What follows belongs to an exercise in optimizing a design on an open flow for small area and a short achievable clock period; a production flow would make more cautious choices.
The RTL was checked by simulation tests, not by an equivalence proof against the original design.
Some runs may be left out. An edit can pass the tests and still lose a function that they never use.

Run 1, cell density map:
Bar = 500 microns. The die is cut into 32 by 32 equal tiles; white is low, dark blue is high, 0 to 100% covered.
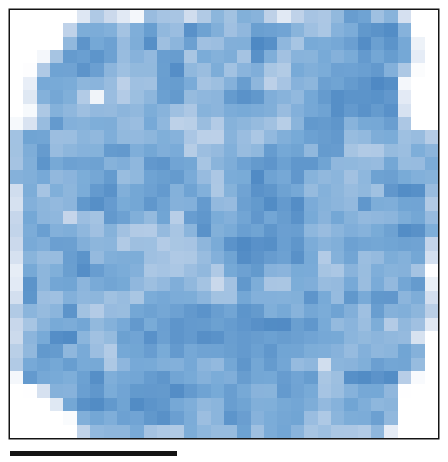
Run 1, wiring heat map:
Bar = 500 microns. The die is cut into 32 by 32 equal tiles; white is low, dark blue is high, scaled to the fullest tile. Values are wire area over tile area, all layers added.
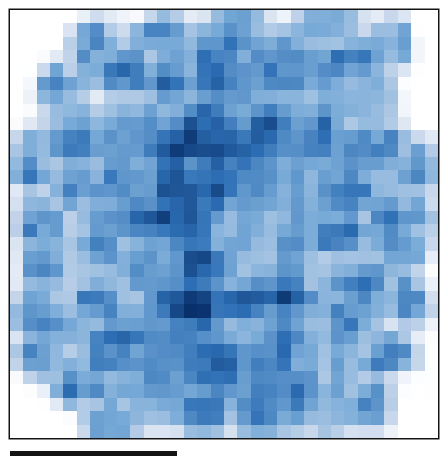
Run 1, port wiring:
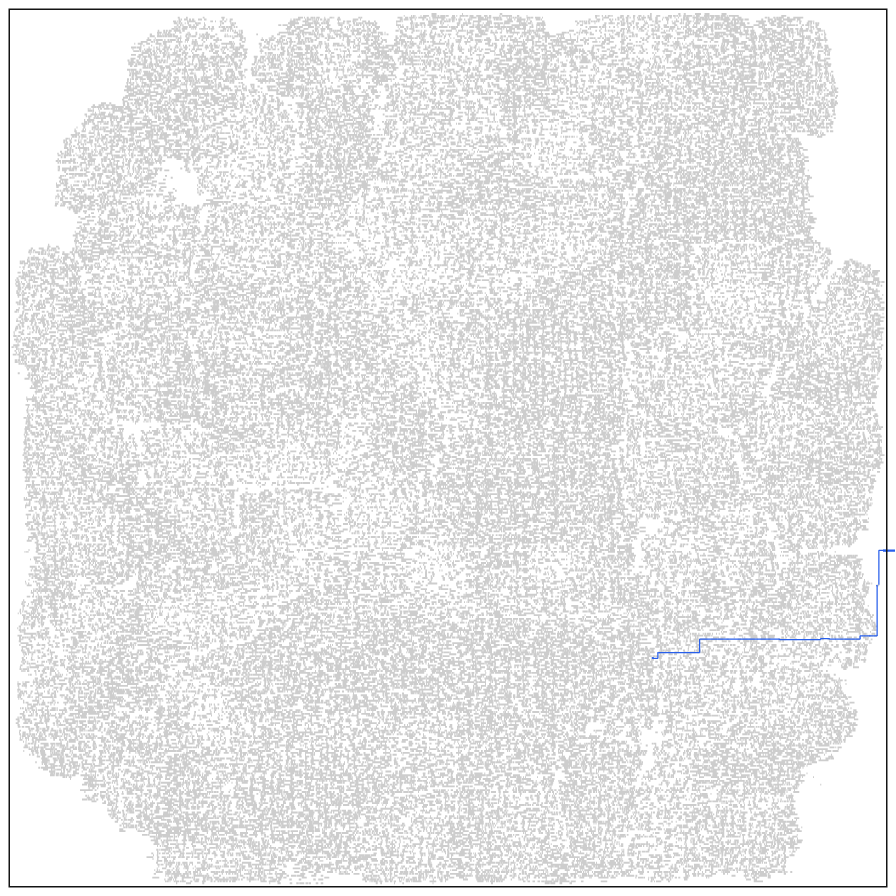
Run 1, floorplan with the power grid:
Bar = 500 microns. Pins as bars on the die edge. Tap cells in gray.
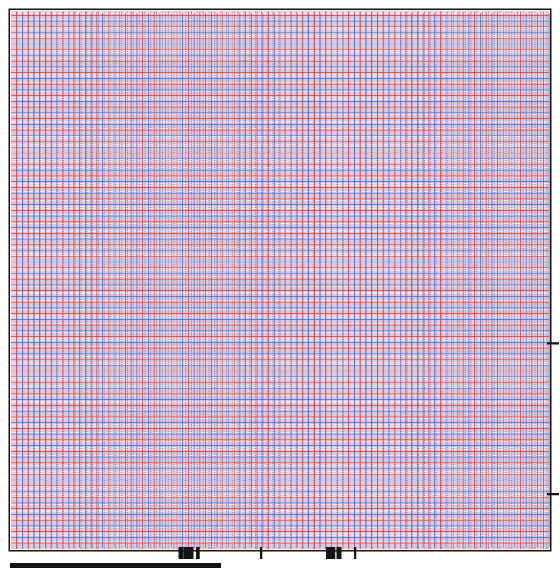
==> flow/run.sh <==
#!/bin/bash
# synth_recipe.tcl (not shown) runs the flow's synth.tcl, then flattens the netlist and writes it again
# the make line also repeats each setting of config.mk as NAME=value (left out here)
make -C /OpenROAD-flow-scripts/flow DESIGN_CONFIG=/design/flow/config.mk WORK_HOME=/design/flow/orfs CLKGATE_MAP_FILE= SYNTH_SCRIPT=/design/flow/synth_recipe.tcl finish
==> flow/config.mk <==
export PLATFORM = sky130hd
export DESIGN_NAME = conv_top
export DESIGN_NICKNAME = conv_top
export VERILOG_FILES = /design/flow/design.v
export SDC_FILE = /design/flow/constraint.sdc
export NUM_CORES = 8
export LEC_CHECK = 0
export CAP_MARGIN = 20
export CORE_MARGIN = 2
export CORE_UTILIZATION = 40
export SLEW_MARGIN = 20
==> flow/constraint.sdc <==
create_clock -name core_clock -period 18.0 [get_ports {clk}]
set_input_delay 3.6000 -clock core_clock [delete_from_list [all_inputs] [get_ports {clk}]]
set_output_delay 3.6000 -clock core_clock [all_outputs]
set_load 0.01 [all_outputs]
==> flow/design.v <==
module mult_booth(
	input [15:0] A,
	input [15:0] B,
	output [31:0] P
);
wire [7:0] neg;
wire [7:0] zero;
wire [7:0] one;
wire [7:0] two;
wire [15:0] B_com;
wire [15:0] A_com;
assign B_com = B;
assign A_com = A;
genvar i;
generate 
	for(i=0; i<8;i=i+1) begin
		if(i==0) 
			booth_enc u_booth_enc(
				.code ({B_com[1:0],1'b0}),
				.neg  (neg[i]    ),
				.zero (zero[i]   ),
				.one  (one[i]	 ),
				.two  (two[i]	 )
			);
		else
			booth_enc u_booth_enc(
				.code (B_com[i*2+1:i*2-1]),
				.neg  (neg[i]    ),
				.zero (zero[i]   ),
				.one  (one[i]	 ),
				.two  (two[i]	 )
			);
	end
endgenerate
wire [32*8-1:0] prod;
generate 
	for(i=0; i<8; i=i+1)begin
		gen_prod u_gen_prod (
			.A_com    ( A_com       ),
			.neg  ( neg[i]  ),
			.zero ( zero[i] ),
			.one  ( one[i]  ),
			.two  ( two[i]  ),
			.prod ( prod[32*i +: 32] )
		);
	end
endgenerate
wallace_tree u_watree(
    .prod(prod),
    .P(P)
);
endmodule
module booth_enc(
	input [2:0] code,
	output neg,
	output zero,
	output one,
	output two
);
assign neg  = code[2];
assign zero = (code==3'b000) || (code==3'b111);
assign two  = (code==3'b100) || (code==3'b011);
assign one  = !zero & !two;
endmodule
module gen_prod (
	input [15:0] A_com,
	input neg,
	input zero,
	input one,
	input two,
	output [31:0] prod
);
reg [31:0] prod_pre;
always @ (*) begin
	prod_pre = 32'd0;
	if (zero)
		prod_pre = 32'd0; 
	else if (one)
		prod_pre = { { 16{A_com[15]} }, A_com};
	else if (two)
		prod_pre = { { 15{A_com[15]} }, A_com, 1'b0};
end
assign prod = neg ? ( ~prod_pre+1'b1 ) : prod_pre;
endmodule
module wallace_tree (
	input [32*8-1:0] prod,
    output [31:0] P
);
wire [31:0] s_lev01;
wire [31:0] c_lev01;
wire [31:0] s_lev02;
wire [31:0] c_lev02;
wire [31:0] s_lev11;
wire [31:0] c_lev11;
wire [31:0] s_lev12;
wire [31:0] c_lev12;
wire [31:0] s_lev21;
wire [31:0] c_lev21;
wire [31:0] s_lev31;
wire [31:0] c_lev31;
csa  csa_lev01(
	.op1( prod[0*32 +: 32]      ),
	.op2( prod[1*32 +: 32] << 2 ), 
	.op3( prod[2*32 +: 32] << 4 ),
	.S	( s_lev01      ),
	.C	( c_lev01      )
);
csa  csa_lev02(
	.op1( prod[3*32 +: 32] << 6 ),
	.op2( prod[4*32 +: 32] << 8 ),
	.op3( prod[5*32 +: 32] << 10 ),
	.S	( s_lev02      ),
	.C	( c_lev02      )
);
csa  csa_lev11(
	.op1( s_lev01      ),
	.op2( c_lev01 << 1 ),
	.op3( s_lev02      ),
	.S	( s_lev11      ),
	.C	( c_lev11      )
);
csa  csa_lev12(
	.op1( c_lev02 << 1 ),
	.op2( prod[6*32 +: 32] << 12),
	.op3( prod[7*32 +: 32] << 14),
	.S	( s_lev12      ),
	.C	( c_lev12      )
);
csa  csa_lev21(
	.op1( s_lev11      ),
	.op2( c_lev11 << 1 ),
	.op3( s_lev12      ),
	.S	( s_lev21      ),
	.C	( c_lev21      )
);
csa  csa_lev31(
	.op1( s_lev21 ),
	.op2( c_lev21 << 1 ),
	.op3( c_lev12 << 1 ),
	.S	( s_lev31),
	.C	( c_lev31)
);
rca  u_rca (
    .op1 ( s_lev31  ), 
    .op2 ( c_lev31 << 1  ),
    .cin ( 1'b0   ),
    .sum ( P      ),
    .cout(        ) 
);
endmodule
module csa  (
	input [31:0] op1,
	input [31:0] op2,
	input [31:0] op3,
	output [31:0] S,
	output [31:0] C
);
genvar i;
generate
	for(i=0; i<32; i=i+1) begin
		full_adder u_full_adder(
			.a      (   op1[i]    ),
			.b      (   op2[i]    ),
			.cin    (   op3[i]    ),
			.cout   (   C[i]	  ),
			.s      (   S[i]      )
		);
	end
endgenerate
endmodule
module rca  (
    input  [31:0] op1,
    input  [31:0] op2,
    input  cin,
    output [31:0] sum,
    output cout
);
wire [32:0] temp;
assign temp[0] = cin;
assign cout = temp[32];
genvar i;
for( i=0; i<32; i=i+1) begin
    full_adder u_full_adder(
        .a      (   op1[i]     ),
        .b      (   op2[i]     ),
        .cin    (   temp[i]    ),
        .cout   (   temp[i+1]  ),
        .s      (   sum[i]     )
    );
end
endmodule
module full_adder(
    input a,
    input b,
    input cin,
    output cout,
    output s
);
assign s = a ^ b ^ cin;
assign cout = a & b | (cin & (a ^ b));
endmodule
module vector_mult
(
input  [16*3-1:0] A,
input  [16*3-1:0] B,
output  [15:0] RES
);
wire [15:0] psum [0:2];
genvar i;
generate
    for(i = 0; i < 3; i = i + 1) begin : g_mult
        mult m1(.a(A[16*i +: 16]),.b(B[16*i +: 16]),.res(psum[i]));
    end
endgenerate
assign RES = psum[0] + psum[1] + psum[2];
endmodule
module mult
#(
    parameter INWIDTH = 16
)
(
input  [15:0] a,
input  [15:0] b,
output  [15:0] res
);
wire  [31:0] P ;
mult_booth booth_0
(
    .A(a),
    .B(b),
    .P(P)
);
truncated truncated_0
(
    .din(P),
    .dout(res)
);
endmodule
module truncated(
    input [31:0] din,
    output [15:0] dout
);
assign dout = din[27:12];
endmodule
`timescale 1ns / 1ns
module PE
(
    input clk,rst,en,
    input   [16*3-1:0] FILTER_IN,
    input   [16*7-1:0] DATA_IN,
    input   [16*5-1:0] PSUM_IN,
    output  [16*3-1:0] FILTER_OUT,
    output  [16*7-1:0] DATA_OUT,
    output  [16*5-1:0] PSUM_OUT,
    output             DONE
);
reg  [15:0]data_in     [0:6];
reg  [15:0]filter   [0:2];
reg  [15:0]psum     [0:4];
reg [15:0] data [0:2];
wire [15:0]res;
reg done;
reg [1:0] state,state_next;
reg [1:0] state_next_hold;  
parameter [1:0] IDLE = 2'd0,
                INPT = 2'd1,
                COMP = 2'd2,
                OUPT = 2'd3;
reg [2:0]counter;
integer i;
reg flag;
always @(posedge clk) begin
    if(rst) flag <= 0;
    else if(en) flag <= 1;
    else if(done) flag <= 0;
end
always @(posedge clk) begin
    if(rst||en) begin
        state <= IDLE;
    end
    else begin
        state <= state_next;
    end
end
always @(posedge clk) state_next_hold <= state_next;
always @(*) begin
    state_next = state_next_hold;
    if(rst) state_next = IDLE;
    else begin
    case (state)
         IDLE: if(en) state_next = INPT ;
         INPT: if(flag) state_next = COMP;
         COMP: if(counter == 4) state_next = OUPT;
         OUPT: state_next = IDLE;
        default: state_next = IDLE;
    endcase
    end
end
always @(posedge clk) begin
    if(rst) begin
        for (i = 0; i < 7; i = i + 1) data_in[i] <= 16'd0;
        for (i = 0; i < 3; i = i + 1) filter[i]  <= 16'd0;
    end
    else if(state_next == INPT) begin
        for (i = 0; i < 7; i = i + 1) data_in[i] <= DATA_IN[16*i +: 16];
        for (i = 0; i < 3; i = i + 1) filter[i]  <= FILTER_IN[16*i +: 16];
    end
end
always @(posedge clk) begin
    if(rst||en) begin
        counter <= 0;
    end
    else if((state_next ==  COMP) && flag) begin
        counter <= counter + 1;
    end
end
always @(*) begin
    if(rst) begin data[0] = 16'd0; data[1] = 16'd0; data[2] = 16'd0; end
    else begin
    case (counter)
        0: begin data[0] = data_in[0]; data[1] = data_in[1]; data[2] = data_in[2]; end
        1: begin data[0] = data_in[1]; data[1] = data_in[2]; data[2] = data_in[3]; end
        2: begin data[0] = data_in[2]; data[1] = data_in[3]; data[2] = data_in[4]; end
        3: begin data[0] = data_in[3]; data[1] = data_in[4]; data[2] = data_in[5]; end
        4: begin data[0] = data_in[4]; data[1] = data_in[5]; data[2] = data_in[6]; end
        default: begin data[0] = 16'd0; data[1] = 16'd0; data[2] = 16'd0; end
    endcase
    end
end
always @(posedge clk) begin
    if(rst) for (i = 0; i < 5; i = i + 1) psum[i] <= 16'd0;
    else if(state_next == INPT) for (i = 0; i < 5; i = i + 1) psum[i] <= PSUM_IN[16*i +: 16];
    else
    case(counter)
        0: if(state_next == COMP)psum[0] <= psum[0] + res;
        1: psum[1] <= psum[1] + res;
        2: psum[2] <= psum[2] + res;
        3: psum[3] <= psum[3] + res;
        4: if(state_next == OUPT) psum[4] <= psum[4] + res;
        default: for (i = 0; i < 5; i = i + 1) psum[i] <= 16'd0;
    endcase
end
vector_mult m1(.A({filter[2],filter[1],filter[0]}),.B({data[2],data[1],data[0]}),.RES(res));
always @(posedge clk) begin
    if(rst) done <= 0;
    else  if(state_next == OUPT)
        done <= 1;
    else
        done <= 0;
end
assign  DATA_OUT = {data_in[6],data_in[5],data_in[4],data_in[3],data_in[2],data_in[1],data_in[0]};
assign  PSUM_OUT = {psum[4],psum[3],psum[2],psum[1],psum[0]};
assign  FILTER_OUT = {filter[2],filter[1],filter[0]};
assign  DONE = done;
endmodule
module conv_top  (
    input clk,rst,en,
    input    [15:0] din,
    output   [15:0] DATA_OUT,
    output          VALID
);
wire   [16*3-1:0] filter_1_1 ;
wire   [16*3-1:0] filter_1_2 ;
wire   [16*3-1:0] filter_1_3 ;
wire   [16*3-1:0] filter_1_4 ;
wire   [16*3-1:0] filter_1_5 ;
wire   [16*3-1:0] filter_2_1 ;
wire   [16*3-1:0] filter_2_2 ;
wire   [16*3-1:0] filter_2_3 ;
wire   [16*3-1:0] filter_2_4 ;
wire   [16*3-1:0] filter_2_5 ;
wire   [16*3-1:0] filter_3_1 ;
wire   [16*3-1:0] filter_3_2 ;
wire   [16*3-1:0] filter_3_3 ;
wire   [16*3-1:0] filter_3_4 ;
wire   [16*3-1:0] filter_3_5 ;
wire   [16*7-1:0] data_1_1 ;
wire   [16*7-1:0] data_1_2 ;
wire   [16*7-1:0] data_1_3 ;
wire   [16*7-1:0] data_1_4 ;
wire   [16*7-1:0] data_1_5 ;
wire   [16*7-1:0] data_2_1 ;
wire   [16*7-1:0] data_2_2 ;
wire   [16*7-1:0] data_2_3 ;
wire   [16*7-1:0] data_2_4 ;
wire   [16*7-1:0] data_2_5 ;
wire   [16*7-1:0] data_3_1 ;
wire   [16*7-1:0] data_3_2 ;
wire   [16*7-1:0] data_3_3 ;
wire   [16*7-1:0] data_3_4 ;
wire   [16*7-1:0] data_3_5 ;
wire   [16*5-1:0] psum_1_1 ;
wire   [16*5-1:0] psum_1_2 ;
wire   [16*5-1:0] psum_1_3 ;
wire   [16*5-1:0] psum_1_4 ;
wire   [16*5-1:0] psum_1_5 ;
wire   [16*5-1:0] psum_2_1 ;
wire   [16*5-1:0] psum_2_2 ;
wire   [16*5-1:0] psum_2_3 ;
wire   [16*5-1:0] psum_2_4 ;
wire   [16*5-1:0] psum_2_5 ;
wire   [16*5-1:0] psum_3_1 ;
wire   [16*5-1:0] psum_3_2 ;
wire   [16*5-1:0] psum_3_3 ;
wire   [16*5-1:0] psum_3_4 ;
wire   [16*5-1:0] psum_3_5 ;
wire    done_1_1,done_1_2,done_1_3,done_1_4,done_1_5,
        done_2_1,done_2_2,done_2_3,done_2_4,done_2_5,
        done_3_1,done_3_2,done_3_3,done_3_4,done_3_5;
reg en1,en2,en3,en4,en5,en6,en7;
reg [15:0]filter_buff[0:2];
reg [15:0]data_buff[0:6];
wire    [15:0]data_in;
reg     [15:0]data_out;
reg     [15:0]din_q;
always @(posedge clk) din_q <= din;
assign data_in = din_q;
wire en_c;
reg en_d,en_dd;
reg [3:0]counter; 
always @(posedge clk) begin
    en_d <= en;
    en_dd <= en_d; 
end
assign en_c = en_dd||en1||en2||en3||en4||en5||en6||en7;
always @(posedge clk) begin
    if(rst||en||en_c) counter <= 0;  
    else  counter <= counter + 1;
end
always @(posedge clk) begin
    if(rst||en) begin
    data_buff[0] <= 16'd0;
    data_buff[1] <= 16'd0;
    data_buff[2] <= 16'd0;
    data_buff[3] <= 16'd0;
    data_buff[4] <= 16'd0;
    data_buff[5] <= 16'd0;
    data_buff[6] <= 16'd0;
    filter_buff[0] <= 16'd0;
    filter_buff[1] <= 16'd0;
    filter_buff[2] <= 16'd0;        
    end
    else if(counter < 7) begin 
        data_buff[0] <= data_buff[1];
        data_buff[1] <= data_buff[2];
        data_buff[2] <= data_buff[3];
        data_buff[3] <= data_buff[4];
        data_buff[4] <= data_buff[5];
        data_buff[5] <= data_buff[6];
        data_buff[6] <= data_in;
    end
    else if(counter < 10) begin
        filter_buff[0] <= filter_buff[1];
        filter_buff[1] <= filter_buff[2];
        filter_buff[2] <= data_in;       
    end
end
reg [3:0] state,state_next;
parameter   IDLE = 4'd0,
            READ1 = 4'd1,
            READ2 = 4'd2,
            READ3 = 4'd3,
            READ4 = 4'd4,
            READ5 = 4'd5,
            READ6 = 4'd6,
            READ7 = 4'd7,
            COMP  = 4'd8,
            OUPT  = 4'd9;
always @(posedge clk) begin
    if(rst)
    state <= IDLE;
    else
    state <= state_next;
end
always @(*) begin
    state_next = state;
    if(rst)
    state_next = IDLE;
    else begin
    case (state)
        IDLE: if(en) state_next = READ1; 
        READ1: if(counter == 10) state_next = READ2; 
        READ2: if(counter == 10) state_next = READ3; 
        READ3: if(counter == 10) state_next = READ4; 
        READ4: if(counter == 7)  state_next = READ5; 
        READ5: if(counter == 7)  state_next = READ6; 
        READ6: if(counter == 7) state_next = READ7; 
        READ7: if(counter == 7) state_next = COMP; 
        COMP:if(done_1_5) state_next = OUPT;
        OUPT: state_next = IDLE;
        default: state_next = IDLE;
    endcase
    end
end
always @(posedge clk) begin
    if(rst||en) begin
        en1 <= 0;
        en2 <= 0;
        en3 <= 0;
        en4 <= 0;
        en5 <= 0;
        en6 <= 0;
        en7 <= 0;
    end
    else begin
     en1 <= (state == READ1 && state_next == READ2); 
     en2 <= (state == READ2 && state_next == READ3);
     en3 <= (state == READ3 && state_next == READ4);
     en4 <= (state == READ4 && state_next == READ5);
     en5 <= (state == READ5 && state_next == READ6);
     en6 <= (state == READ6 && state_next == READ7);
     en7 <= (state == READ7 && state_next == COMP);
    end
end
PE u_PE_1_1( 
    .clk(clk),
    .rst(rst),
    .en(en3),
    .FILTER_IN({filter_buff[2],filter_buff[1],filter_buff[0]}), 
    .DATA_IN({data_buff[6],data_buff[5],data_buff[4],data_buff[3],data_buff[2],data_buff[1],data_buff[0]}),
    .PSUM_IN(psum_2_1),
    .FILTER_OUT(filter_1_1),
    .DATA_OUT(data_1_1),
    .PSUM_OUT(psum_1_1),
    .DONE(done_1_1)
);
PE u_PE_2_1( 
    .clk(clk),
    .rst(rst),
    .en(en2),
    .FILTER_IN({filter_buff[2],filter_buff[1],filter_buff[0]}),
    .DATA_IN({data_buff[6],data_buff[5],data_buff[4],data_buff[3],data_buff[2],data_buff[1],data_buff[0]}),
    .PSUM_IN(psum_3_1),
    .FILTER_OUT(filter_2_1),
    .DATA_OUT(data_2_1),
    .PSUM_OUT(psum_2_1),
    .DONE(done_2_1)
);
PE u_PE_3_1( 
    .clk(clk),
    .rst(rst),
    .en(en1),
    .FILTER_IN({filter_buff[2],filter_buff[1],filter_buff[0]}),
    .DATA_IN({data_buff[6],data_buff[5],data_buff[4],data_buff[3],data_buff[2],data_buff[1],data_buff[0]}),
    .PSUM_IN(80'd0),  
    .FILTER_OUT(filter_3_1),
    .DATA_OUT(data_3_1),
    .PSUM_OUT(psum_3_1),
    .DONE(done_3_1)
);
PE u_PE_3_2( 
    .clk(clk),
    .rst(rst),
    .en(en4),
    .FILTER_IN(filter_3_1),
    .DATA_IN({data_buff[6],data_buff[5],data_buff[4],data_buff[3],data_buff[2],data_buff[1],data_buff[0]}),
    .PSUM_IN(80'd0),
    .FILTER_OUT(filter_3_2),
    .DATA_OUT(data_3_2),
    .PSUM_OUT(psum_3_2),
    .DONE(done_3_2)
);
PE u_PE_3_3( 
    .clk(clk),
    .rst(rst),
    .en(en5),
    .FILTER_IN(filter_3_2),
    .DATA_IN({data_buff[6],data_buff[5],data_buff[4],data_buff[3],data_buff[2],data_buff[1],data_buff[0]}),
    .PSUM_IN(80'd0),
    .FILTER_OUT(filter_3_3),
    .DATA_OUT(data_3_3),
    .PSUM_OUT(psum_3_3),
    .DONE(done_3_3)
);
PE u_PE_3_4( 
    .clk(clk),
    .rst(rst),
    .en(en6),
    .FILTER_IN(filter_3_3),
    .DATA_IN({data_buff[6],data_buff[5],data_buff[4],data_buff[3],data_buff[2],data_buff[1],data_buff[0]}),
    .PSUM_IN(80'd0),
    .FILTER_OUT(filter_3_4),
    .DATA_OUT(data_3_4),
    .PSUM_OUT(psum_3_4),
    .DONE(done_3_4)
);
PE u_PE_3_5( 
    .clk(clk),
    .rst(rst),
    .en(en7),
    .FILTER_IN(filter_3_4),
    .DATA_IN({data_buff[6],data_buff[5],data_buff[4],data_buff[3],data_buff[2],data_buff[1],data_buff[0]}),
    .PSUM_IN(80'd0),
    .FILTER_OUT(filter_3_5),
    .DATA_OUT(data_3_5),
    .PSUM_OUT(psum_3_5),
    .DONE(done_3_5)
);
PE u_PE_2_2( 
    .clk(clk),
    .rst(rst),
    .en(en5),
    .FILTER_IN(filter_2_1),
    .DATA_IN(data_3_1),
    .PSUM_IN(psum_3_2),
    .FILTER_OUT(filter_2_2),
    .DATA_OUT(data_2_2),
    .PSUM_OUT(psum_2_2),
    .DONE(done_2_2)
);
PE u_PE_2_3( 
    .clk(clk),
    .rst(rst),
    .en(en6),
    .FILTER_IN(filter_2_2),
    .DATA_IN(data_3_2),
    .PSUM_IN(psum_3_3),
    .FILTER_OUT(filter_2_3),
    .DATA_OUT(data_2_3),
    .PSUM_OUT(psum_2_3),
    .DONE(done_2_3)
);
PE u_PE_2_4( 
    .clk(clk),
    .rst(rst),
    .en(en7),
    .FILTER_IN(filter_2_3),
    .DATA_IN(data_3_3),
    .PSUM_IN(psum_3_4),
    .FILTER_OUT(filter_2_4),
    .DATA_OUT(data_2_4),
    .PSUM_OUT(psum_2_4),
    .DONE(done_2_4)
);
PE u_PE_2_5( 
    .clk(clk),
    .rst(rst),
    .en(done_2_4 && done_3_5),
    .FILTER_IN(filter_2_4),
    .DATA_IN(data_3_4),
    .PSUM_IN(psum_3_5),
    .FILTER_OUT(filter_2_5),
    .DATA_OUT(data_2_5),
    .PSUM_OUT(psum_2_5),
    .DONE(done_2_5)
);
PE u_PE_1_2( 
    .clk(clk),
    .rst(rst),
    .en(en6),
    .FILTER_IN(filter_1_1),
    .DATA_IN(data_2_1),
    .PSUM_IN(psum_2_2),
    .FILTER_OUT(filter_1_2),
    .DATA_OUT(data_1_2),
    .PSUM_OUT(psum_1_2),
    .DONE(done_1_2)
);
PE u_PE_1_3( 
    .clk(clk),
    .rst(rst),
    .en(en7),
    .FILTER_IN(filter_1_2),
    .DATA_IN(data_2_2),
    .PSUM_IN(psum_2_3),
    .FILTER_OUT(filter_1_3),
    .DATA_OUT(data_1_3),
    .PSUM_OUT(psum_1_3),
    .DONE(done_1_3)
);
PE u_PE_1_4( 
    .clk(clk),
    .rst(rst),
    .en(done_1_3 && done_2_4),
    .FILTER_IN(filter_1_3),
    .DATA_IN(data_2_3),
    .PSUM_IN(psum_2_4),
    .FILTER_OUT(filter_1_4),
    .DATA_OUT(data_1_4),
    .PSUM_OUT(psum_1_4),
    .DONE(done_1_4)
);
PE u_PE_1_5( 
    .clk(clk),
    .rst(rst),
    .en(done_1_4 && done_2_5),
    .FILTER_IN(filter_1_4),
    .DATA_IN(data_2_4),
    .PSUM_IN(psum_2_5),
    .FILTER_OUT(filter_1_5),
    .DATA_OUT(data_1_5),
    .PSUM_OUT(psum_1_5),
    .DONE(done_1_5)
);
reg [4:0]num1;
reg [2:0]num2;
wire valid;
always @(posedge clk) begin
    if(rst||en) begin    num1 <=5'd31; num2<=0;    end
        else if(done_1_1||done_1_2||done_1_3||done_1_4||done_1_5) begin num1 <=0; num2 <= num2+1; end
    else    begin
        if(num1 != 5'd31) num1 <= num1 + 1;
    if(num2==1) begin
        case (num1)
            1: begin data_out <= psum_1_1[0 +: 16]; end
            2: data_out <= psum_1_1[16 +: 16]; 
            3: data_out <= psum_1_1[32 +: 16]; 
            4: data_out <= psum_1_1[48 +: 16]; 
            5: data_out <= psum_1_1[64 +: 16]; 
            default: data_out <= 16'h0000;
        endcase
    end
    else if(num2==2) begin
        case (num1)
            1: begin data_out <= psum_1_2[0 +: 16]; end
            2: data_out <= psum_1_2[16 +: 16]; 
            3: data_out <= psum_1_2[32 +: 16]; 
            4: data_out <= psum_1_2[48 +: 16]; 
            5: data_out <= psum_1_2[64 +: 16]; 
            default: data_out <= 16'h0000;
        endcase
    end
    else if(num2==3) begin
        case (num1)
            1: begin data_out <= psum_1_3[0 +: 16];  end
            2: data_out <= psum_1_3[16 +: 16]; 
            3: data_out <= psum_1_3[32 +: 16]; 
            4: data_out <= psum_1_3[48 +: 16]; 
            5: data_out <= psum_1_3[64 +: 16]; 
            default: data_out <= 16'h0000;
        endcase
    end
    else if(num2==4) begin
        case (num1)
            1: begin data_out <= psum_1_4[0 +: 16];  end
            2: data_out <= psum_1_4[16 +: 16]; 
            3: data_out <= psum_1_4[32 +: 16]; 
            4: data_out <= psum_1_4[48 +: 16]; 
            5: data_out <= psum_1_4[64 +: 16]; 
            default: data_out <= 16'h0000;
        endcase
    end
    if(num2==5) begin
        case (num1)
            1: begin data_out <= psum_1_5[0 +: 16];  end
            2: data_out <= psum_1_5[16 +: 16]; 
            3: data_out <= psum_1_5[32 +: 16]; 
            4: data_out <= psum_1_5[48 +: 16]; 
            5: data_out <= psum_1_5[64 +: 16]; 
            default: data_out <= 16'h0000;
        endcase
    end
    end
end
assign valid = (num1==2||num1==3||num1==4||num1==5||num1==6);
assign DATA_OUT = data_out;
assign VALID = valid;
endmodule
==> qor.txt, run 1 <==
syn nets -> 102,100
Synth Area in XOR/XNOR -> 6.357%
YS warnings -> 10
fmax -> 56.62 MHz
WP buf/inv -> 9
CP Capture Type -> register
synthesis-to-layout area growth -> 12.67%
CTS Sinks -> 3,952
initial antenna violation count -> 339
Die X -> 1280 microns
top cell type's share of synthesized area -> 17.70%
TritonRoute pass-1 iters -> 14
Clock transition at path regs -> 0.06 ns
largest net degree at the start of global routing -> 195
Die Ht -> 1280 microns
first-pass GRT wire length -> 5,074,000 microns
simple-gate area share of the yosys netlist -> 21.21%
clk_buf instances -> 655
Synth top cells by count -> nand2_1, a21oi_1, clkbuf_1
Antenna Violating Nets Remaining -> 0
ys flop type -> dfxtp_1
inverter count -> 6,408
mapped cell area -> 0.6514 sq mm
clk cell area share -> 2.387%
Fillers -> 167,300
post-synthesis mux area share -> 0.9401%
RSZ-0062 raised after global routing -> true
Post-synth EDFFs -> 16
final routed DRC violation total -> 0
post-synthesis adder-cell area fraction -> 23.03%
GRT overflow -> 0
max-cap viol count -> 0
Multi-input comb cells -> 75,070
skew final -> 0.2160 ns
WS Path Type -> in -> reg
worst flop-to-flop path startpoint -> u_PE_3_2.counter[1]$_SDFFE_PP0P_
Root Driver -> clkbuf_16
register bit total from synthesis -> 3,952
CTS tree -> yes
H-tree depth -> 5
setup TNS -> 0 ns
top cells by area, synth -> fa_1, dfxtp_1, nand2_1
status -> no timing/DRC/antenna violations
utilization after layout -> 45.20%
fraction of area in multi-input gates -> 71.01%
Hold WS -> 0.3290 ns
startpoint type of the worst setup path -> primary input
Distinct cells, synth -> 128
WP data arrival -> 18.72 ns
Max Slew Vio Count -> 0
Worst-Margin Slew -> 1.431 ns
Avg Vias per Cell -> 6.392
Finish-stage setup viols -> 0
clk buf depth -> 5
Critical Path Most Common Cell -> fa_1
CTS Hold Bufs -> 0
core area -> 1.624 sq mm
Place WS -> -1.629 ns
storage element area -> 0.07944 sq mm
clk latency of the worst-skew pair -> 1.34 ns
Back to the opening pictures, 'cell density map':
The emptiest ninth of the die: north-west. The fullest tile reaches 64%. The mean over all tiles is 43%. 6.5% of the tiles are nearly empty.

Back to the opening pictures, 'wiring heat map':
The fullest tile reaches 0.84. 52% of the tiles are over half the peak. 6.8% of the tiles are nearly empty. The mean over all tiles is 0.41.
routed wire length: 3,631,000 microns
average wire per standard cell: 31.14 microns
routed via count: 745,300
GRT Resource Usage Total: 42.20%

Back to the opening pictures, 'port wiring':
Blue shows `VALID`, direction output, end cells 1, buffers 2, wire 497 microns.
I/O pins: 36
IO Port Bufs: 35

Back to the opening pictures, 'floorplan with the power grid':
Red shows VSS. Blue shows VDD.
93 straps on met5. 94 straps on met4. 21,620 tap cells. The core has 468 rows.

==> run 1: through the flow <==
step	std cells	area, sq um
after floorplan	93520	652600
after global placement	115200	713800
after detailed placement	115200	714000
after CTS	116100	731600
after global routing	116300	733100
final	116600	733900
==> run 1: repair_timing <==
item,4_1_cts,5_1_grt
setup endpoints to repair,7,70
gates cloned,0,2
pin swaps,1,42
buffers inserted,2,11
gates resized for setup,5,185
==> run 1: cell usage in the layout (no fill, tap or decap), types with 438 or more instances in the layout <==
cell       instances
nand2b_1         438
nor2_1          6567
dfxtp_1         3833
a211oi_1        1413
fa_1            5660
o21ai_0         5766
nor3_1          1823
nand3b_1         627
buf_4           7987
a22oi_1         2668
xnor2_1         2748
inv_1           6349
a21o_1           710
and3_1           501
xor2_1          1645
nand3_1         2218
a2111oi_0        884
ha_1            2711
nand2_1        17180
and2_1           612
mux2i_1          458
a21oi_1        10890
a31oi_1         1344
clkbuf_16        504
==> run 1: final timing paths <==
check | endpoint | cells after the start
worst max-delay path | u_PE_2_2.psum[4][15]$_SDFFE_PP0P_ | 58
worst min-delay path | en_dd$_DFF_P_ | 0
worst max register to register | u_PE_3_2.psum[0][15]$_SDFFE_PP0P_ | 55
worst min register to register | en_dd$_DFF_P_ | 0
==> run 1: metal layers <==
layer / wire [microns] / GRT usage (%) / part of all wire [%] / vias to the layer above
li1: - / - / - / 325500
met1: 1411000 / 55.52 / 39 / 359200
met2: 1393000 / 56.16 / 38 / 51390
met3: 560800 / 18.04 / 15 / 9025
met4: 264100 / 26.08 / 7.3 / 188
met5: 2410 / 0.6269 / 0.066 / -
==> run 1: registers in the layout, indices dropped and copies added, names as in the netlist, 112 cells and up <==
name              count
u_PE_3_5.data_in    112
u_PE_3_2.data_in    112
u_PE_2_3.data_in    112
u_PE_1_1.data_in    112
u_PE_1_3.data_in    112
u_PE_1_4.data_in    112
u_PE_2_4.data_in    112
u_PE_2_2.data_in    112
u_PE_3_4.data_in    112
data_buff           112
u_PE_2_1.data_in    112
u_PE_2_5.data_in    112
u_PE_1_2.data_in    112
u_PE_3_3.data_in    112
u_PE_1_5.data_in    112
u_PE_3_1.data_in    112
--- run 2: outline of the changes from run 1 ---
flow/design.v: 758 -> 1416 lines; modules unchanged: 0
  rdp_core: new, 1213 lines
  ctl_rom: new, 104 lines
  conv_top: edited, 403 -> 99 lines
  removed: mult_booth, booth_enc, gen_prod, wallace_tree, csa, rca, full_adder, vector_mult, mult, truncated, PE
==> module ctl_rom as of run 2 <==
module ctl_rom (input [6:0] k, output reg [30:0] c);
always @(*) begin
    case (k)
    7'd1: c = 31'b0000000000000000000000000000001;
    7'd2: c = 31'b0000000000000000000000000000001;
    7'd3: c = 31'b0000001000000000000000000000001;
    7'd4: c = 31'b0000010000000000000000000000001;
    7'd5: c = 31'b0000000000000000000000000000001;
    7'd6: c = 31'b0000000000000000000000000000010;
    7'd7: c = 31'b0000000000000000000000000000100;
    7'd8: c = 31'b0000001000000000000100000000000;
    7'd9: c = 31'b0000010000000000000100000000000;
    7'd10: c = 31'b0000000000000000000100000000000;
    7'd13: c = 31'b0000001000000000000000000001000;
    7'd14: c = 31'b0000010000000000000000000001000;
    7'd15: c = 31'b0000000100110001000000000001000;
    7'd16: c = 31'b0000000100110001000000000001000;
    7'd17: c = 31'b0000000100110001000000000001000;
    7'd18: c = 31'b0000001100110001000000001000000;
    7'd19: c = 31'b0000010100110001000000010000000;
    7'd20: c = 31'b0000000000000000001000000000000;
    7'd21: c = 31'b0000000000000000001000000000000;
    7'd22: c = 31'b0000000000000000001000000000000;
    7'd23: c = 31'b0000001000000000000000000000000;
    7'd24: c = 31'b0000010000000000000000000000000;
    7'd25: c = 31'b0000000000101000100000100000000;
    7'd26: c = 31'b0000000000101000100000100000000;
    7'd27: c = 31'b0000000000101000100000100000000;
    7'd28: c = 31'b0000001000101000100000100000000;
    7'd29: c = 31'b0000010000101000100000100000000;
    7'd30: c = 31'b0000000101001001000001000000000;
    7'd31: c = 31'b0000000101001001000010000000000;
    7'd32: c = 31'b0000000101001001010000000000000;
    7'd33: c = 31'b0000001101001001010000000000000;
    7'd34: c = 31'b0000010101001001010000000000000;
    7'd35: c = 31'b0000000001000100100000000000000;
    7'd36: c = 31'b0000000001000100100000000000000;
    7'd37: c = 31'b0000000001000100100000000010000;
    7'd38: c = 31'b0000001001000100100000000010000;
    7'd39: c = 31'b0000010001000100100000000010000;
    7'd40: c = 31'b0000000000100110000000000010000;
    7'd41: c = 31'b0000000000100110000000000010000;
    7'd42: c = 31'b0000000000100110000000001000000;
    7'd43: c = 31'b0000001000100110000000010000000;
    7'd44: c = 31'b0000010000100110000000000000000;
    7'd45: c = 31'b0000000110000101000000000000000;
    7'd46: c = 31'b0000100110000101000000000000001;
    7'd47: c = 31'b0000100110000101000000000000001;
    7'd48: c = 31'b0000101110000101000000000000001;
    7'd49: c = 31'b0000110110000101000000000000001;
    7'd50: c = 31'b0000100001010000100000000000001;
    7'd51: c = 31'b0000000001010000100000000000010;
    7'd52: c = 31'b0000000001010000100000000000100;
    7'd53: c = 31'b0000001001010000100000000000000;
    7'd54: c = 31'b0000010001010000100000000000000;
    7'd55: c = 31'b0000000010001000100000100000000;
    7'd56: c = 31'b0000000010001000100000100000000;
    7'd57: c = 31'b0000000010001000100000100000000;
    7'd58: c = 31'b0000001010001000100000100000000;
    7'd59: c = 31'b0000010010001000100000100000000;
    7'd60: c = 31'b0000000100100100100001000000000;
    7'd61: c = 31'b0000000100100100100010000000000;
    7'd62: c = 31'b0000000100100100100000000000000;
    7'd63: c = 31'b0000001100100100100000000000000;
    7'd64: c = 31'b0000010100100100100000000100000;
    7'd65: c = 31'b0000000010010001000000000100000;
    7'd66: c = 31'b0000000010010001000000000100000;
    7'd67: c = 31'b0000000010010001000000000100000;
    7'd68: c = 31'b0000001010010001000000000100000;
    7'd69: c = 31'b0000010010010001000000001000000;
    7'd70: c = 31'b0000000000101001000000010000000;
    7'd71: c = 31'b0000000000101001000000000000000;
    7'd72: c = 31'b0000000000101001000000000000000;
    7'd73: c = 31'b0001001000101001000000000000000;
    7'd74: c = 31'b0001010000101001000000000000000;
    7'd75: c = 31'b0001000101000101000000000000000;
    7'd76: c = 31'b0001000101000101000000000000000;
    7'd77: c = 31'b0001000101000101000000000000000;
    7'd78: c = 31'b0000001101000101000000000000000;
    7'd79: c = 31'b0000010101000101000000000000000;
    7'd80: c = 31'b0000000000110010000000000000000;
    7'd81: c = 31'b0000000000110010000000000000000;
    7'd82: c = 31'b0010000000110010000000000000000;
    7'd83: c = 31'b0010001000110010000000000000000;
    7'd84: c = 31'b0010010000110010000000000000000;
    7'd85: c = 31'b0010000001010000100000000000000;
    7'd86: c = 31'b0010000001010000100000000000000;
    7'd87: c = 31'b0000000001010000100000000000000;
    7'd88: c = 31'b0000001001010000100000000000000;
    7'd89: c = 31'b0100010001010000100000000000000;
    7'd90: c = 31'b0100000001001010000000000000000;
    7'd91: c = 31'b0100000001001010000000000000000;
    7'd92: c = 31'b0100000001001010000000000000000;
    7'd93: c = 31'b0100001001001010000000000000000;
    7'd94: c = 31'b0000010001001010000000000000000;
    7'd96: c = 31'b1000000000000000000000000000000;
    7'd97: c = 31'b1000000000000000000000000000000;
    7'd98: c = 31'b1000000000000000000000000000000;
    7'd99: c = 31'b1000000000000000000000000000000;
    7'd100: c = 31'b1000000000000000000000000000000;
    default: c = 31'b0;
    endcase
end
endmodule
==> module conv_top as of run 2 <==
module conv_top (
    input clk, rst, en,
    input    [15:0] din,
    output   [15:0] DATA_OUT,
    output          VALID
);
reg  [6:0] cnt;                        
wire [6:0] cnt_n = rst ? 7'd127 : en ? 7'd1 : (cnt == 7'd127) ? cnt : cnt + 7'd1;
always @(posedge clk) cnt <= cnt_n;
localparam NC = 31;
wire [NC-1:0] ctl_n;
ctl_rom u_ctl (.k(cnt), .c(ctl_n));
reg [NC-1:0] ctl;
always @(posedge clk) ctl <= (rst | en) ? {NC{1'b0}} : ctl_n;
wire wy = ctl[0], wy5 = ctl[1], wy6 = ctl[2];
wire wx1 = ctl[3], wx2 = ctl[4], wx0 = ctl[5], wx5 = ctl[6], wx6 = ctl[7];
wire wz = ctl[8], wz5 = ctl[9], wz6 = ctl[10];
wire lf2 = ctl[11], lf1 = ctl[12], lf0 = ctl[13];
wire sx = ctl[14], sy = ctl[15], sz = ctl[16];
wire sf0 = ctl[17], sf1 = ctl[18], sf2 = ctl[19];
wire [2:0] tq = ctl[22:20];
wire first = ctl[23];
wire x3 = ctl[24], x4 = ctl[25];
wire [4:0] osel = ctl[30:26];
reg [15:0] X0, X1, X2, X3, X4, Xe5, Xe6;
reg [15:0] Y0, Y1, Y2, Y3, Y4, Ye5, Ye6;
reg [15:0] Z0, Z1, Z2, Z3, Z4, Ze5, Ze6;
always @(posedge clk) begin
    X0 <= wx0 ? din : X1;
    X1 <= wx1 ? din : X2;
    X2 <= wx2 ? din : X3;
    X3 <= X4;
    X4 <= X0;
    Y0 <= Y1;
    Y1 <= Y2;
    Y2 <= Y3;
    Y3 <= wy ? din : Y4;
    Y4 <= Y0;
    Z0 <= Z1;
    Z1 <= Z2;
    Z2 <= Z3;
    Z3 <= Z4;
    Z4 <= wz ? din : Z0;
    if (wx5) Xe5 <= din;
    if (wx6) Xe6 <= din;
    if (wy5) Ye5 <= din;
    if (wy6) Ye6 <= din;
    if (wz5) Ze5 <= din;
    if (wz6) Ze6 <= din;
end
reg [15:0] F00, F01, F02, F10, F11, F12, F20, F21, F22;
always @(posedge clk) begin
    if (lf0) begin F00 <= F01; F01 <= F02; F02 <= din; end
    if (lf1) begin F10 <= F11; F11 <= F12; F12 <= din; end
    if (lf2) begin F20 <= F21; F21 <= F22; F22 <= din; end
end
wire [15:0] r0 = ({16{sx}} & X0)  | ({16{sy}} & Y0)  | ({16{sz}} & Z0);
wire [15:0] r1 = ({16{sx}} & X1)  | ({16{sy}} & Y1)  | ({16{sz}} & Z1);
wire [15:0] r2 = ({16{sx}} & X2)  | ({16{sy}} & Y2)  | ({16{sz}} & Z2);
wire [15:0] r5 = ({16{sx}} & Xe5) | ({16{sy}} & Ye5) | ({16{sz}} & Ze5);
wire [15:0] r6 = ({16{sx}} & Xe6) | ({16{sy}} & Ye6) | ({16{sz}} & Ze6);
wire [15:0] a0 = r0;
wire [15:0] a1 = x4 ? r5 : r1;
wire [15:0] a2 = x3 ? r5 : x4 ? r6 : r2;
wire [15:0] f0 = ({16{sf0}} & F00) | ({16{sf1}} & F10) | ({16{sf2}} & F20);
wire [15:0] f1 = ({16{sf0}} & F01) | ({16{sf1}} & F11) | ({16{sf2}} & F21);
wire [15:0] f2 = ({16{sf0}} & F02) | ({16{sf1}} & F12) | ({16{sf2}} & F22);
wire [15:0] ts, tc;
rdp_core u_rdp (.f0(f0), .f1(f1), .f2(f2), .a0(a0), .a1(a1), .a2(a2), .s(ts), .c(tc));
reg [15:0] ps, pc;
reg [2:0]  tq2;
reg        first2;
always @(posedge clk) begin
    ps <= ts;
    pc <= tc;
    tq2 <= tq;
    first2 <= first;
end
reg [15:0] Qa0, Qa1, Qa2, Qa3, Qa4;
reg [15:0] Qb0, Qb1, Qb2, Qb3, Qb4;
reg [15:0] Qc0, Qc1, Qc2, Qc3, Qc4;
wire [15:0] head = ({16{tq2[0]}} & Qa0) | ({16{tq2[1]}} & Qb0) | ({16{tq2[2]}} & Qc0);
wire [15:0] pin = first2 ? 16'h0060 : head;
wire [15:0] res = pin + ps + pc;
always @(posedge clk) begin
    Qa0 <= Qa1; Qa1 <= Qa2; Qa2 <= Qa3; Qa3 <= Qa4; Qa4 <= tq2[0] ? res : Qa0;
    Qb0 <= Qb1; Qb1 <= Qb2; Qb2 <= Qb3; Qb3 <= Qb4; Qb4 <= tq2[1] ? res : Qb0;
    Qc0 <= Qc1; Qc1 <= Qc2; Qc2 <= Qc3; Qc3 <= Qc4; Qc4 <= tq2[2] ? res : Qc0;
end
reg [15:0] data_out;
reg        valid;
always @(posedge clk) begin
    data_out <= ({16{osel[0]}} & Qa0) | ({16{osel[1]}} & Qb3) | ({16{osel[2]}} & Qc4) |
                ({16{osel[3]}} & Qa2) | ({16{osel[4]}} & Qb0);
    valid <= ~rst & (|osel);
end
assign DATA_OUT = data_out;
assign VALID = valid;
endmodule
--- a/flow/config.mk
+++ b/flow/config.mk
@@ -6,4 +6,5 @@
 export NUM_CORES = 8
 export LEC_CHECK = 0
+export ABC_AREA = 1
 export CAP_MARGIN = 20
 export CORE_MARGIN = 2
Run 2, floorplan with the power grid:
Bar = 100 microns. Pins as bars on the die edge. Tap cells in gray.
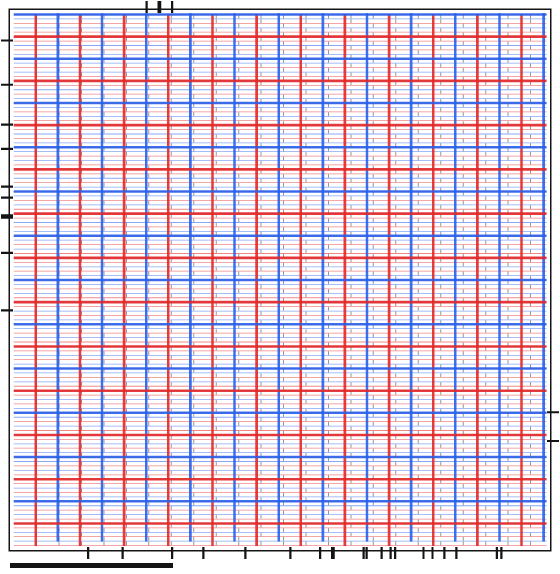
Blue shows VDD. Red shows VSS.
121 met1 rails follow the rows. 1,403 tap cells. 24 straps on met5. 36 signal pins sit on the boundary.
Die X: 331.9 microns
Die Ht: 331.9 microns

Run 2, port wiring:
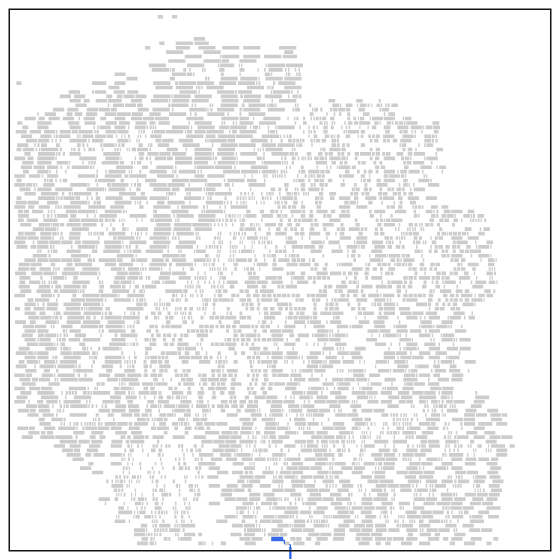
Blue shows `VALID`, direction output, end cells 1, buffers 1, wire 6.30 microns.

==> qor.txt, run 2 <==
count leader, synth -> nand2_1
max-cap viol count -> 0
Post-CTS Repair Setup Buffers -> 0
largest net degree at the start of global routing -> 58
core area -> 0.1069 sq mm
Largest Register -> ctl
TritonRoute pass-1 iters -> 5
crit path max fanout -> 53
top cells by area, synth -> dfxtp_1, edfxtp_1, fa_1
H-tree depth -> 3
Critical Path RT -> 18.53 ns
FF-to-FF path depth -> 19
WHS Endpoint -> Qb1[12]$_DFF_P_
Final HPWL DP -> 87,500 microns
GRT overflow -> 0
vias in the first global route -> 29,330
startpoint type of the worst setup path -> register
mapped cell area -> 0.04301 sq mm
fin crit share -> 38.84%
Worst-Margin Slew -> 1.134 ns
register bit total from synthesis -> 811
Seq/Total Area, Yosys -> 43.34%
reg2reg setup slack -> 11.01 ns
num rows -> 120
Fillers -> 10,220
number of flip-flops in the largest register -> 31
total die area -> 0.1102 sq mm
Post-synth EDFFs -> 240
worst flop-to-flop path startpoint -> ctl[14]$_SDFF_PP0_
ys async rst share -> 0%
setup TNS -> 0 ns
fmax -> 143.0 MHz
routed wire length -> 120,000 microns
clk latency of the worst-skew pair -> 0.67 ns
GRT Resource Usage Total -> 21.69%
Routability Congestion -> 0.9697
WP data arrival -> 7.52 ns
final net count -> 4,598
final hold viol count -> 0
average wire per standard cell -> 21.35 microns
skew final -> 0.03449 ns
drt first-iter violations -> 2,807
YS warnings -> 2
synthesis-to-layout area growth -> 8.690%
initial antenna violation count -> 1
Root Driver -> clkbuf_16
post-CTS sizing -> 0
Min-Delay Path Class -> reg -> reg
CP Capture Type -> register
Initial Util -> 40.23%
min-delay src -> Qb2[12]$_DFF_P_
CTS Hold Bufs -> 0
routed via count -> 29,520
RSZ-0062 raised after global routing -> false
ys flop type -> dfxtp_1
CTS Sinks -> 811
CTS tree -> yes
layout cell share with drive strength beyond 1 -> 9.196%
TritonCTS buffer count -> 82
IO Port Bufs -> 35
Final min period -> 6.991 ns
Finish-stage setup viols -> 0
Clock transition at path regs -> 0.06 ns
Max Slew Vio Count -> 0
I/O pins -> 36
syn nets -> 4,663
Worst Setup EP -> pc[6]$_DFF_P_
commonest non-fill, non-tap cell in the layout -> nand2_1
top cell type's share of synthesized area -> 26.58%
Avg Vias per Cell -> 5.250
Synth top cells by count -> nand2_1, dfxtp_1, inv_1
first-pass GRT wire length -> 182,100 microns
# diodes -> 0
final routed DRC violation total -> 0
Mapped Cells -> 4,217
Mapped Avg Cell Area -> 10.20 sq um
Hold Path Cell Cnt -> 0
most frequent cells in the layout -> nand2_1, dfxtp_1, inv_1
clk buf depth -> 3
Rel. slew slack -> 24.32%
R2R Path End -> pc[6]$_DFF_P_
Distinct cells, synth -> 58
status -> no timing/DRC/antenna violations
Antenna Violating Nets Remaining -> 0
WS Path Type -> reg -> reg
cell taking the most area after synthesis -> dfxtp_1
Hold WS -> 0.2965 ns
Critical Path Source -> ctl[14]$_SDFF_PP0_
-- run 2: final cells by class --
cell class	instances	area [sq um]	share of cell area (%)
clock inverters	32	364.1	0.7789
inverters	535	2011	4.302
flip-flops and latches	811	18650	39.90
well taps	1403	1755	3.755
repair buffers	68	598.1	1.279
clock buffers	119	2345	5.016
multi-input cells	2654	21020	44.97
-- run 2: metal layers --
layer  track usage, %  vias to the layer above  routed length [microns]  part of all wire (%)
met5                0                        -                       13                 0.011
met4            9.023                        2                     4796                   4.0
met3            4.338                      225                     8412                   7.0
met2            33.70                     1121                    54290                    45
met1            29.57                    14490                    52500                    44
li1                 -                    13680                        -                     -
-- run 2: through the flow --
step	setup slack [ns]	utilization [%]	cells	instance area [sq um]
2_1_floorplan	12.68	-	4217	43010
3_3_place_gp	10.97	41.18	5471	44020
3_5_place_dp	11.11	41.18	5471	44030
4_1_cts	11.11	43.72	5622	46730
5_1_grt	10.69	43.73	5622	46740
6_report	11.01	43.73	5622	46740
-- run 2: kinds of logic (layout without fill, tap and decap cells) --
| logic type | after synthesis | in the layout | synth area share (%) |
|---|---|---|---|
| flops | 811 | 811 | 43.34 |
| simple gates | 1122 | 1122 | 11.09 |
| fa+ha+maj | 427 | 427 | 18.36 |
| buf+inv | 752 | 754 | 7.820 |
| compound gates | 664 | 664 | 10.05 |
| xor+xnor | 379 | 379 | 7.718 |
| mux | 62 | 62 | 1.623 |
-- run 2: critical path, cell delays in order (launching register included) --
cell and delay [ns]:
dfxtp_2 0.46, buf_4 0.60, inv_2 0.39, o21ai_0 0.31, inv_1 0.11, a31oi_4 0.42, clkinv_1 0.47, o22ai_1 0.27
xor2_1 0.12, fa_1 0.47, fa_1 0.50, inv_1 0.05, fa_1 0.42, fa_1 0.47, fa_1 0.40, fa_1 0.48
inv_1 0.05, fa_1 0.35, inv_1 0.07, fa_1 0.41

==> re-timing with driven ports <==
How much do the figures lean on ideal ports? The routed layouts below were timed once more, with nothing changed but the port constraints. Step 1 (the two cells are an assumption about what drives the block):
set clk [get_ports {clk}]
set_driving_cell -lib_cell sky130_fd_sc_hd__clkbuf_16 $clk
set_driving_cell -lib_cell sky130_fd_sc_hd__buf_2 [delete_from_list [all_inputs] $clk]
Step 2 moves the port delays by t, midway between the first and last clock arrival at a register: inputs arrive t later, outputs are due t later. That takes back most of the time a late clock gives input paths. Slacks: no drivers / after step 1 / after step 2; pairs: no drivers / after step 1.
| run | t, ns | slack for setup (ns) | worst register clock-pin slew, ns | cell pins on the clock port's net |
|---|---|---|---|---|
| run 1 | 1.437 | 0.338 / 0.331 / -1.106 | 0.11 / 0.11 | 1 |
| run 2 | 0.716 | 11.009 / 11.009 / 11.009 | 0.06 / 0.06 | 1 |
Met with ideal ports but missed after step 2: setup timing in run 1. The setup slack of run 1, which loses most, moves by -0.007 ns with the drivers and by -1.444 ns with both steps.
